Background: an optimization exercise with open tools, aiming at small area and a short achievable clock period. Do not read the settings as production practice.
The RTL was checked by simulation tests, not by an equivalence proof against the original design.
Some runs may be left out. An edit can pass the tests and still lose a function that they never use.

Fig. 1: run 1, a small window of the routed layout
Bar = 10 um. Region (215, 308) to (245, 338) um. Cells in grey, sequential cells in the stronger grey; small squares are vias.
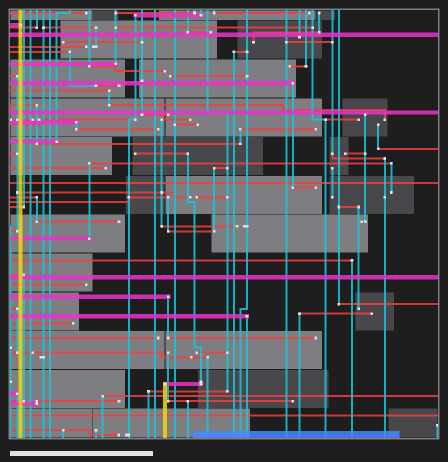
Fig. 2: run 1, clock wires, drivers and flops
Bar = 100 um.
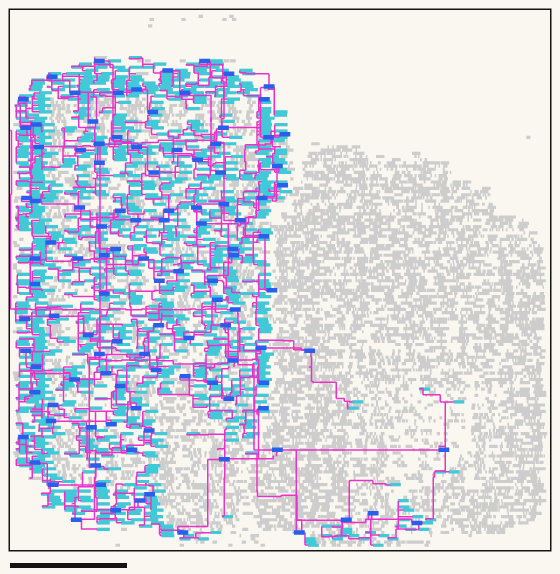
Fig. 3: run 1, sequential cells grouped by signal name
Other sequential cells in the stronger grey, the rest of the logic in the fainter grey.
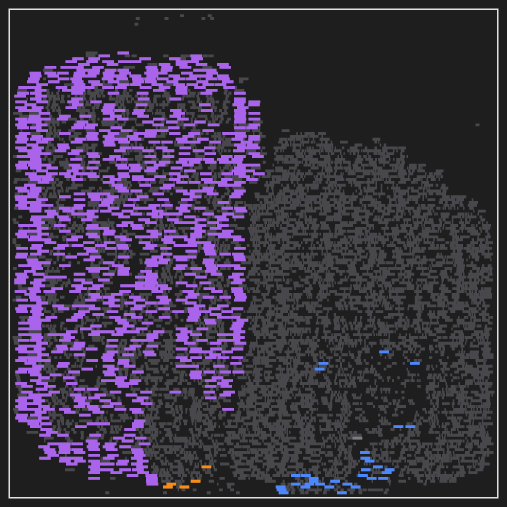
===== flow/config.mk =====
export PLATFORM = sky130hd
export DESIGN_NAME = STACK_BASED_ALU
export DESIGN_NICKNAME = STACK_BASED_ALU
export VERILOG_FILES = /design/flow/design.v
export SDC_FILE = /design/flow/constraint.sdc
export NUM_CORES = 4
export LEC_CHECK = 0
export CAP_MARGIN = 20
export CORE_MARGIN = 2
export CORE_UTILIZATION = 40
export SLEW_MARGIN = 20

===== flow/constraint.sdc =====
create_clock -name core_clock -period 14.0 [get_ports {clk}]
set_input_delay 2.8000 -clock core_clock [delete_from_list [all_inputs] [get_ports {clk}]]
set_output_delay 2.8000 -clock core_clock [all_outputs]
set_load 0.01 [all_outputs]

===== flow/design.v =====
module STACK_BASED_ALU #(parameter n = 32) (input signed [n-1:0] input_data,input clk,input rst,input [2:0] opcode,output reg signed [n-1:0] output_data,output reg overflow,output reg [4:0] sp);
    reg signed [n-1:0] stack [0:31];
    reg signed [2*n-1:0] real_res;
    reg signed  [2*n-1:0] se_out;
    reg signed  [2*n-1:0]  se_stacko;
    reg signed  [2*n-1:0]  se_stackt;
    integer i;
    always @(posedge clk or posedge rst) 
    begin
        if (rst) 
        begin
            sp = 0;
            output_data = 0;
            overflow = 0;
        end 
        else 
        begin
            case (opcode)
                3'b100: 
                begin  
                    if (sp >= 2) 
                    begin
                        output_data = stack[sp-1] + stack[sp-2];
                        se_out={ {n{output_data[n-1]}}, output_data };
                        se_stacko={ {n{stack[sp-1][n-1]}}, stack[sp-1] };
                        se_stackt={ {n{stack[sp-2][n-1]}}, stack[sp-2] };
                        real_res = se_stacko + se_stackt ;
                        if(real_res==se_out)
                        begin
                            overflow=0;
                        end 
                        else
                        begin
                            overflow=1;
                        end 
                    end 
                    else 
                    begin
                        overflow <= 0;
                    end
                end
                3'b101: 
                begin  
                    if (sp >= 2) 
                    begin
                        output_data = stack[sp-1] * stack[sp-2];
                        se_out={ {n{output_data[n-1]}}, output_data };
                        se_stacko={ {n{stack[sp-1][n-1]}}, stack[sp-1] };
                        se_stackt={ {n{stack[sp-2][n-1]}}, stack[sp-2] };
                        real_res = se_stacko * se_stackt ;
                        if(real_res==se_out)
                        begin
                            overflow=0;
                        end 
                        else
                        begin
                            overflow=1;
                        end 
                    end 
                    else 
                    begin
                        overflow <= 0;
                    end
                end
                3'b110: begin  
                    if (sp < 32) 
                    begin
                        stack[sp] <= input_data;
                        sp <= sp + 1;
                    end
                end
                3'b111: begin  
                    if (sp > 0) 
                    begin
                        output_data <= stack[sp-1]; 
                        stack[sp-1] = {n{0}};
                        sp <= sp - 1;
                    end
                end
                default: 
                begin 
                    output_data <= output_data;
                    overflow <= overflow;
                end
            endcase
        end
    end
endmodule

===== flow/run.sh =====
#!/bin/bash
# synth_recipe.tcl (not shown) runs the flow's synth.tcl, then flattens the netlist and writes it again
# the make line also repeats each setting of config.mk as NAME=value (left out here)
make -C /OpenROAD-flow-scripts/flow DESIGN_CONFIG=/design/flow/config.mk WORK_HOME=/design/flow/orfs CLKGATE_MAP_FILE= SYNTH_SCRIPT=/design/flow/synth_recipe.tcl finish

==> key figures, run 1 <==
Yosys
  • Post-synthesis simple-gate area fraction: 0.116
  • Synth Net Count: roughly 8700
  • Netlist cell types: 81
  • Dominant synthesized flop cell: edfxtp_1
  • Synth top area cells: edfxtp_1, fa_1, inv_1, a22oi_1, ha_1
  • Synthesized cell area: 0.0835 mm2

Worst setup path
  • Crit path arrival time: ~14 ns
  • CP max stage delay: 1.00 ns
  • R2r worst-path depth: 35
  • Crit path capture type: flop
  • Delay-heaviest family, CP: adder cells
  • Crit Path Class: reg -> reg

Hold path
  • Hold Path Stages: 1

Timing
  • Setup TNS: 0 ns
  • Normalized max-slew margin: 0.0897

Final layout
  • Final nets: 8777
  • Fraction of area in registers: 0.337
  • Largest registers: stack (1024), output_data (32), sp (5)
  • Layout clock area frac: 0.0403
  • Num sequential: roughly 1100
  • Clock buf count: 125
  • Buffer share of cell area: 0.0378
  • Leading cell kind: multi-input combinational cells
  • Non-clock inverters: 990
  • Syn-to-layout area delta: 12.5%

GRT
  • Met2 GRT Util: 0.538
  • GR Overflow Total: 0
  • GRT Util Overall: 0.350
  • Vias in the first global route: 69200
  • M1 GR Usage: 0.415

Outcome
  • Status: timing/DRC/antenna clean

Routing
  • Vias per cell: 6.61
  • WL/cell: 36.5 um
  • Initial DRC Count: 12300

Floorplan
  • Die Span Y: around 460 um
  • Tap Cells: ~2800
  • Die X-Extent: approximately 460 um

Clock tree
  • Root Buffer: clkbuf_16
  • CTS tree: yes

Job
  • MaxCap Viol Count: 0
-- Fig. 1 (at the start) --
metal 5: shown in blue. metal 1: shown in red. metal 3: shown in magenta. metal 2: shown in cyan. metal 4: shown in yellow.
Most frequent: edfxtp_1 (15), a21oi_4 (2), clkbuf_16 (2). Netlist names of flops here include stack (15). 23 logic cells have their middle in the window. Sequential cells in the window: 15.

-- Fig. 2 (at the start) --
clock drivers: shown in blue, count 110. flip-flops: shown in cyan, count 1062. clock wires: shown in magenta, length 13500 um.
There are 111 routed clock nets.
worst-skew pair later-pin latency: 0.79 ns
Fin Clk Skew: 0.0610 ns

-- Fig. 3 (at the start) --
output_data: shown in blue, flops 32. sp: shown in orange, flops 5. stack: shown in purple, flops 1024.
Another 1 sequential cells are not coloured.
register area: 0.0317 mm2

Fig. 4: run 1, pin map
Bar = 100 um. Pins as bars across the die edge, other pins in grey.
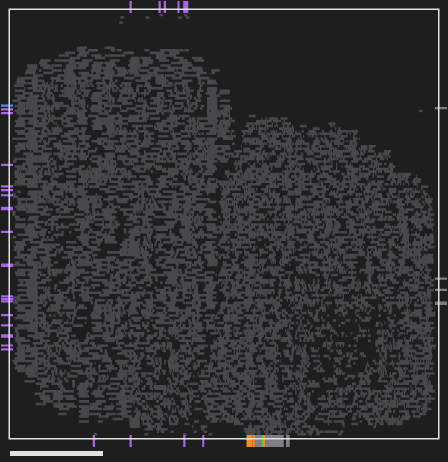

## Run 2: large edit since run 1, in outline
flow/design.v: 88 -> 2616 lines; modules unchanged: 0
  STACK_BASED_ALU: edited, 88 -> 2616 lines
Fig. 5: run 2, pin map
Bar = 100 um. Pins as bars across the die edge, other pins in grey.
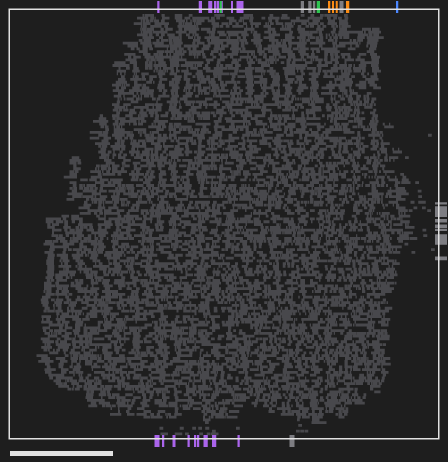
input_data: shown in purple, pins 32, direction input, edge 17 bottom, 15 top. sp: shown in orange, pins 5, direction output, edge top. opcode: shown in green, pins 3, direction input, edge top. clk: shown in blue, pins 1, direction input, edge top.

Fig. 6: run 2, clock wires, drivers and flops
Bar = 100 um.
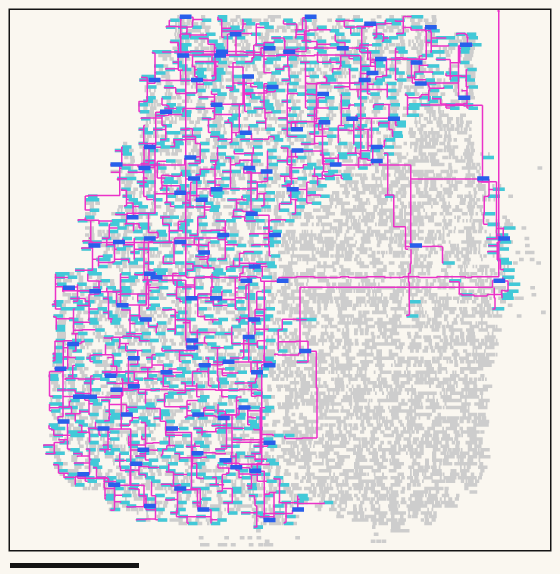
clock drivers: shown in blue, count 108. flip-flops: shown in cyan, count 1061. clock wires: shown in magenta, length 13600 um.
There are 109 routed clock nets.
Fin Clk Skew: 0.0247 ns
worst-skew pair later-pin latency: 0.74 ns

==> run 2 against run 1 <==
Die area fell by 18%. Maximum frequency rose by 100%. Register-to-register slack improved by 6.9 ns. Non-clock buffer count fell by 210. Routed wire length fell by 52%. Critical endpoint is now overflow. Highest routed layer unchanged.
==> key figures, run 2 <==
Final layout
  • Final nets: 7845 (was 8777)
  • Largest registers: st (959), output_data (32), b_two (16) (was stack (1024), output_data (32), sp (5))
  • Num sequential: 1061 (was 1062)
  • Layout clock area frac: 0.0492 (was 0.0403)
  • Syn-to-layout area delta: 8.35% (was 12.5%)
  • Buffer share of cell area: 0.0223 (was 0.0378)
  • Register area: 0.0218 mm2 (was 0.0317 mm2)
  • Final non-filler cell area: 0.0740 mm2 (was 0.0939 mm2)
  • Post-Layout Cell Count: 9495 (was 10300)
  • Non-clock inverters: 561 (was 990)
  • Clock buf count: 170 (was 125)
  • Fraction of area in multi-input gates: 0.568 (was 0.508)
  • Fraction of area in registers: 0.295 (was 0.337)
  • Leading cell kind: multi-input combinational cells (unchanged)
  • Layout cells sized above 1: 0.0480 (was 0.0951)
  • Area occupied by multi-input gates: 0.0420 mm2 (was 0.0477 mm2)

Worst setup path
  • Critical-path maximum fanout: 18 (was 29)
  • Crit start category: flop (unchanged)
  • Crit Path Class: reg -> reg (unchanged)
  • CP max stage delay: 0.59 ns (was 1.00 ns)
  • R2R Path End: overflow (unchanged)
  • Delay-heaviest family, CP: adder cells (unchanged)
  • Reg2reg start: st[1][27] (was sp[1])
  • Top cell by count, worst path: fa_1 (unchanged)
  • R2r worst-path depth: 20 (was 35)
  • Crit path capture type: flop (unchanged)
  • Crit path arrival time: 7.36 ns (was 14.30 ns)

Yosys
  • Synthesized cell area: 0.0683 mm2 (was 0.0835 mm2)
  • Dominant cell type by area after synthesis: dfxtp_1 (was edfxtp_1)
  • Synth Net Count: 8199 (was 8736)
  • Adder-cell area share of the yosys netlist: 0.162 (was 0.294)
  • Post-synthesis simple-gate area fraction: 0.0711 (was 0.116)
  • Synth top area cells: dfxtp_1, mux2i_1, fa_1, o21ai_0, nand2_1 (was edfxtp_1, fa_1, inv_1, a22oi_1, ha_1)
  • Fraction of synthesized cell area in xor and xnor cells: 0.0853 (was 0.0114)
  • Most numerous cell in the Yosys netlist: nand2_1 (was fa_1)
  • Dominant synthesized flop cell: dfxtp_1 (was edfxtp_1)
  • Netlist cell types: 65 (was 81)
  • Seq/Total Area, Yosys: 0.318 (was 0.380)
  • Gate Count Post-Synth: 7537 (was 7388)
  • Post-synth EDFFs: 32 (was 1024)
  • Top cells by count, synth: nand2_1, o21ai_0, dfxtp_1 (was fa_1, edfxtp_1, inv_1)

GRT
  • Largest net degree at the start of global routing: 294 (was 65)
  • Met3 Usage GRT: 0.0511 (was 0.105)
  • Most used routing layer: met2 (unchanged)
  • First-pass GRT wire length: 288000 um (was 522000 um)
  • Met2 GRT Util: 0.324 (was 0.538)
  • GRT Util Overall: 0.206 (was 0.350)
  • GR Overflow Total: 0 (unchanged)
  • M1 GR Usage: 0.270 (was 0.415)
  • Vias in the first global route: 50100 (was 69200)

Hold path
  • HP Class: reg -> reg (unchanged)
  • Hold Path Stages: 2 (was 1)

Timing
  • Setup TNS: 0 ns (unchanged)
  • Normalized max-slew margin: 0.272 (was 0.0897)
  • Minimum clock period: 6.75 ns (was 13.67 ns)
  • Worst hold slack: 0.453 ns (was 0.493 ns)

Clock tree
  • Worst-path clk slew: 0.08 ns (was 0.06 ns)
  • CTS Hold Buffers Added: 0 (unchanged)
  • CTS Sinks: 1061 (was 1062)
  • Root Buffer: clkbuf_16 (unchanged)
  • H-tree levels: 3 (unchanged)
  • Clk buf depth: 3 (unchanged)
  • CTS tree: yes (unchanged)
  • CTS resizes: 0 (unchanged)

Routing
  • Wl on met1: 77400 um (was 125000 um)
  • Met2 Wirelength: 79900 um (was 165000 um)
  • Post-route antenna net violation count: 0 (unchanged)
  • Initial DRC Count: 4935 (was 12300)
  • Vias per cell: 5.43 (was 6.61)
  • WL/cell: 19.2 um (was 36.5 um)
  • Via count: 51500 (was 68200)

Floorplan
  • Die Span Y: 417 um (was 461 um)
  • Tap Cells: 2218 (was 2788)
  • Die X-Extent: 417 um (was 461 um)
  • Die area: 0.174 mm2 (was 0.212 mm2)

Outcome
  • Status: timing/DRC/antenna clean (unchanged)

Job
  • MaxCap Viol Count: 0 (unchanged)

Place
  • Worst slack, placed: 6.91 ns (was 0.520 ns)
Fig. 7: run 2, a small window of the routed layout
Bar = 10 um. Region (194, 277) to (224, 307) um. Cells in grey, sequential cells in the stronger grey; small squares are vias.
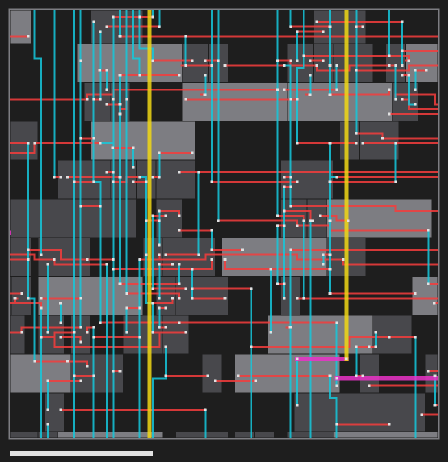
metal 3: shown in magenta. metal 2: shown in cyan. metal 4: shown in yellow. metal 1: shown in red.
Sequential cells in the window: 10. Netlist names of flops here include st (10). Most frequent: dfxtp_1 (10), mux2i_1 (9), nand2_1 (8). 52 logic cells have their middle in the window.

==> run 3, diff against run 2 <==
--- a/flow/config.mk
+++ b/flow/config.mk
@@ -7,5 +7,5 @@
 export LEC_CHECK = 0
 export CAP_MARGIN = 20
 export CORE_MARGIN = 2
-export CORE_UTILIZATION = 40
+export CORE_UTILIZATION = 30
 export SLEW_MARGIN = 20
Fig. 8: run 3, pin map
Bar = 100 um. Pins as bars across the die edge, other pins in grey.
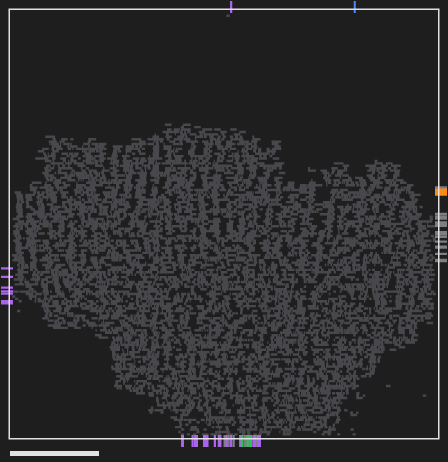
input_data: shown in purple, pins 32, direction input, edge 23 bottom, 8 left, 1 top. opcode: shown in green, pins 3, direction input, edge bottom. clk: shown in blue, pins 1, direction input, edge top. sp: shown in orange, pins 5, direction output, edge right.
All pins by edge: 40 bottom, 25 right, 8 left, 2 top.

Fig. 9: run 3, sequential cells grouped by signal name
Other sequential cells in the stronger grey, the rest of the logic in the fainter grey.
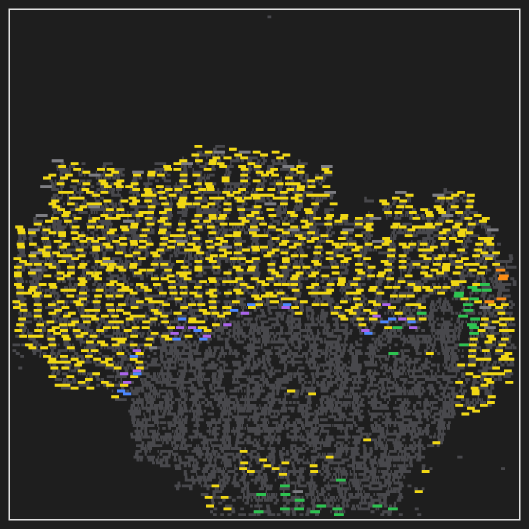
sp: shown in orange, flops 5, where middle right. b_two: shown in purple, flops 16. output_data: shown in green, flops 32. b_one: shown in blue, flops 15. st: shown in yellow, flops 959.
fraction of area in registers: 0.291
register area: 0.0218 mm2
utilization after layout: 0.331

==> run 3 against run 2 <==
Final area grew 1.4%. Synthesized cell count did not move. Largest cell class unchanged. Synthesized area is the same. Non-clock buffer count up 4. Flip-flop and latch count unchanged. Clock-buffer cell count is 9 lower. Via count grew 0.63%. Sequential share of layout area fell by 0.42 points. Die area is 33% higher.
==> key figures, run 3 <==
GRT
  • Vias in the first global route: 51000 (was 50100)
  • Largest net degree at the start of global routing: 310 (was 294)
  • First-pass GRT wire length: 296000 um (was 288000 um)
  • Met3 Usage GRT: 0.0345 (was 0.0511)
  • Most used routing layer: met2 (unchanged)

Final layout
  • Num sequential: 1061 (unchanged)
  • Fraction of area in multi-input gates: 0.560 (was 0.568)
  • Area occupied by multi-input gates: 0.0420 mm2 (about the same)
  • Buffer share of cell area: 0.0229 (was 0.0223)
  • Non-clock inverters: 561 (unchanged)
  • Layout clock area frac: 0.0484 (was 0.0492)

Floorplan
  • Die area: 0.232 mm2 (was 0.174 mm2)
  • Die X-Extent: 481 um (was 417 um)

Hold path
  • HP Class: reg -> reg (unchanged)
  • Hold Path Stages: 0 (was 2)

Worst setup path
  • CP max stage delay: 0.68 ns (was 0.59 ns)
  • Crit path arrival time: 7.79 ns (was 7.36 ns)
  • Crit path capture type: flop (unchanged)
  • R2R Path End: overflow (unchanged)
  • Critical-path maximum fanout: 30 (was 18)
  • Crit start category: flop (unchanged)
  • R2r worst-path depth: 21 (was 20)

Yosys
  • Fraction of synthesized cell area in xor and xnor cells: 0.0853 (unchanged)
  • Netlist cell types: 65 (unchanged)
  • Synthesized cell area: 0.0683 mm2 (unchanged)
  • Seq/Total Area, Yosys: 0.318 (unchanged)
  • Synth Net Count: 8199 (unchanged)
  • Gate Count Post-Synth: 7537 (unchanged)

Routing
  • WL/cell: 18.4 um (was 19.2 um)
  • Wl on met1: 79200 um (was 77400 um)
  • Initial DRC Count: 5022 (was 4935)
  • Met2 Wirelength: 84700 um (was 79900 um)

Clock tree
  • CTS tree: yes (unchanged)
  • CTS Hold Buffers Added: 0 (unchanged)
  • Worst-skew pair later-pin latency: 0.75 ns (was 0.74 ns)

Timing
  • Setup TNS: 0 ns (unchanged)

Place
  • Worst slack, placed: 6.33 ns (was 6.91 ns)

Outcome
  • Status: timing/DRC/antenna clean (unchanged)
Fig. 10: run 3, clock wires, drivers and flops
Bar = 100 um.
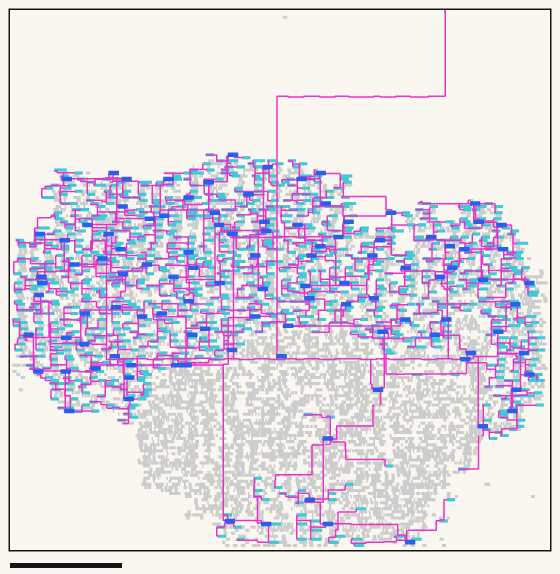
flip-flops: shown in cyan, count 1061. clock drivers: shown in blue, count 107. clock wires: shown in magenta, length 14300 um.
There are 108 routed clock nets.

Fig. 11: run 3, a small window of the routed layout
Bar = 10 um. Region (226, 322) to (256, 352) um. Cells in grey, sequential cells in the stronger grey; small squares are vias.
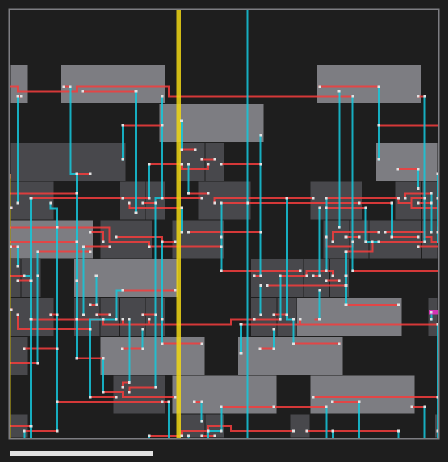

## Run 4: large edit since run 3, in outline
flow/design.v: 2616 -> 2625 lines; modules unchanged: 0
  STACK_BASED_ALU: edited, 2616 -> 2625 lines
--- a/flow/config.mk
+++ b/flow/config.mk
@@ -8,4 +8,4 @@
 export CAP_MARGIN = 20
 export CORE_MARGIN = 2
-export CORE_UTILIZATION = 30
+export CORE_UTILIZATION = 40
 export SLEW_MARGIN = 20
Fig. 12: run 4, a small window of the routed layout
Bar = 10 um. Region (189, 270) to (219, 300) um. Cells in grey, sequential cells in the stronger grey; small squares are vias.
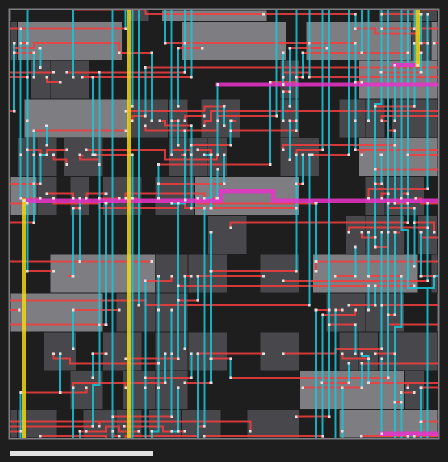
metal 1: shown in red. metal 2: shown in cyan. metal 4: shown in yellow. metal 3: shown in magenta.
63 logic cells have their middle in the window. Sequential cells in the window: 12. Netlist names of flops here include st (12). Most frequent: nand2_1 (19), dfxtp_1 (12).

Fig. 13: run 4, clock wires, drivers and flops
Bar = 100 um.
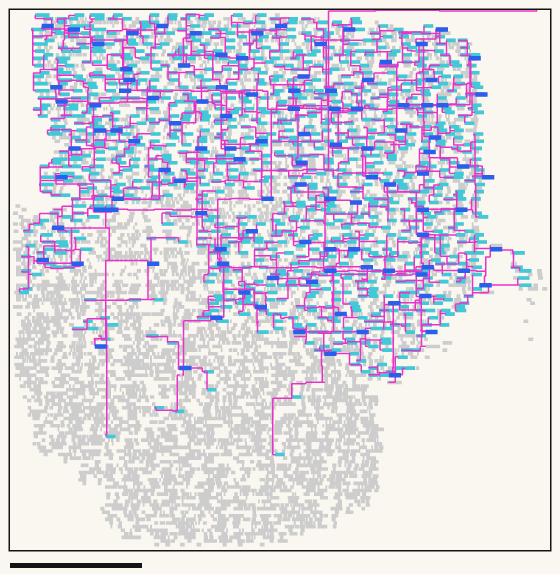
clock wires: shown in magenta, length 13200 um. clock drivers: shown in blue, count 108. flip-flops: shown in cyan, count 1061.
There are 109 routed clock nets.

Fig. 14: run 4, pin map
Bar = 100 um. Pins as bars across the die edge, other pins in grey.
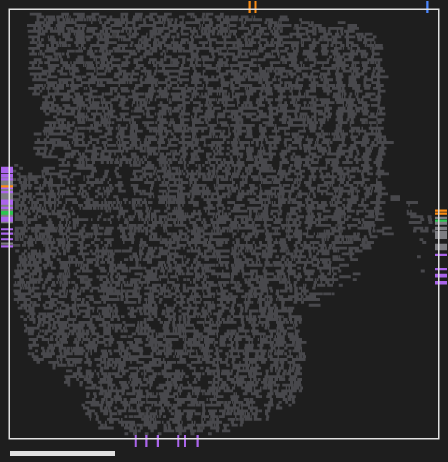
sp: shown in orange, pins 5, direction output, edge 2 top, 2 right, 1 left. clk: shown in blue, pins 1, direction input, edge top. input_data: shown in purple, pins 32, direction input, edge 20 left, 6 bottom, 6 right. opcode: shown in green, pins 3, direction input, edge 2 left, 1 right.
Die X-Extent: 408 um
Die Span Y: 408 um
Port Buffers: 74

==> run 4 against run 3 <==
Still clean on timing, DRC and antenna. Synthesized area down 4.5%. Maximum frequency is 0.60% higher.
==> key figures, run 4 <==
Final layout
  • Layout cells sized above 1: 0.0604 (was 0.0478)
  • Utilization after layout: 0.441 (was 0.331)
  • Fraction of area in registers: 0.304 (was 0.291)
  • Largest registers: st (959), output_data (32), b_two (16) (unchanged)
  • Num sequential: 1061 (unchanged)
  • Leading cell kind: multi-input combinational cells (unchanged)
  • Final nets: 7988 (was 7848)
  • Syn-to-layout area delta: 9.81% (was 9.91%)
  • Area occupied by multi-input gates: 0.0395 mm2 (was 0.0420 mm2)
  • Fraction of area in multi-input gates: 0.551 (was 0.560)
  • Final non-filler cell area: 0.0716 mm2 (was 0.0751 mm2)
  • Layout clock area frac: 0.0515 (was 0.0484)
  • Register area: 0.0218 mm2 (about the same)
  • Clock buf count: 160 (was 161)
  • Buffer share of cell area: 0.0281 (was 0.0229)

Worst setup path
  • Top cell by count, worst path: fa_1 (unchanged)
  • Reg2reg start: st[0][25] (was st[0][19])
  • R2r worst-path depth: 20 (was 21)
  • R2R Path End: overflow (unchanged)
  • Crit start category: flop (unchanged)
  • Delay-heaviest family, CP: adder cells (unchanged)
  • Critical-path maximum fanout: 25 (was 30)

Yosys
  • Post-synthesis simple-gate area fraction: 0.134 (was 0.0711)
  • Netlist cell types: 71 (was 65)
  • Synth Net Count: 8257 (was 8199)
  • Dominant synthesized flop cell: dfxtp_1 (unchanged)
  • Synth top area cells: dfxtp_1, a22oi_1, fa_1, nand2_1, xnor2_1 (was dfxtp_1, mux2i_1, fa_1, o21ai_0, nand2_1)
  • Top cells by count, synth: nand2_1, a22oi_1, dfxtp_1 (was nand2_1, o21ai_0, dfxtp_1)
  • Fraction of synthesized cell area in xor and xnor cells: 0.0886 (was 0.0853)
  • Synthesized cell area: 0.0652 mm2 (was 0.0683 mm2)

Routing
  • Via count: 56300 (was 51800)
  • Vias per cell: 5.86 (was 5.04)
  • Post-route antenna net violation count: 0 (unchanged)
  • Initial DRC Count: 7020 (was 5022)

Timing
  • Minimum clock period: 7.13 ns (was 7.17 ns)
  • Setup TNS: 0 ns (unchanged)
  • Worst hold slack: 0.454 ns (was 0.459 ns)

Clock tree
  • CTS Sinks: 1061 (unchanged)
  • H-tree levels: 3 (unchanged)
  • CTS resizes: 0 (unchanged)
  • Root Buffer: clkbuf_16 (unchanged)
  • Clk buf depth: 3 (unchanged)

Hold path
  • Hold Path Stages: 2 (was 0)

Outcome
  • Status: timing/DRC/antenna clean (unchanged)

GRT
  • Most used routing layer: met1 (was met2)
  • GR Overflow Total: 0 (unchanged)
  • GRT Util Overall: 0.268 (was 0.160)
  • Met3 Usage GRT: 0.0702 (was 0.0345)
  • First-pass GRT wire length: 349000 um (was 296000 um)
  • Met2 GRT Util: 0.381 (was 0.255)

Floorplan
  • Tap Cells: 2175 (was 3009)

Place
  • Worst slack, placed: 6.96 ns (was 6.33 ns)

-- static timing again, ports no longer ideal --
The flow's constraints put no driver on any port. The routed layouts listed below were extracted and timed again, unchanged, in two steps.
Step 1 (the two cells are an assumption about what drives the block):
set clk [get_ports {clk}]
set_driving_cell -lib_cell sky130_fd_sc_hd__clkbuf_16 $clk
set_driving_cell -lib_cell sky130_fd_sc_hd__buf_2 [delete_from_list [all_inputs] $clk]
Step 2 times the ports against the registers' clock, not the clock port: input delays grow and output delays shrink by t, the midpoint of the rising clock arrivals with the driver on.
a / b / c = ideal ports / drivers / drivers and shift; a / b = the first two.
| run | t (ns) | slack for setup (ns) | cell pins on the clock port's net |
|---|---|---|---|
| run 1 | 0.838 | 0.326 / 0.326 / 0.326 | 1 |
| run 2 | 0.809 | 7.249 / 7.249 / 6.809 | 1 |
| run 3 | 0.825 | 6.831 / 6.831 / 6.516 | 1 |
| run 4 | 0.778 | 6.874 / 6.874 / 6.874 | 1 |
After both steps every run listed still meets setup and hold. The setup slack of run 2, which loses most, moves by 0.000 ns with the drivers and by -0.440 ns with both steps.
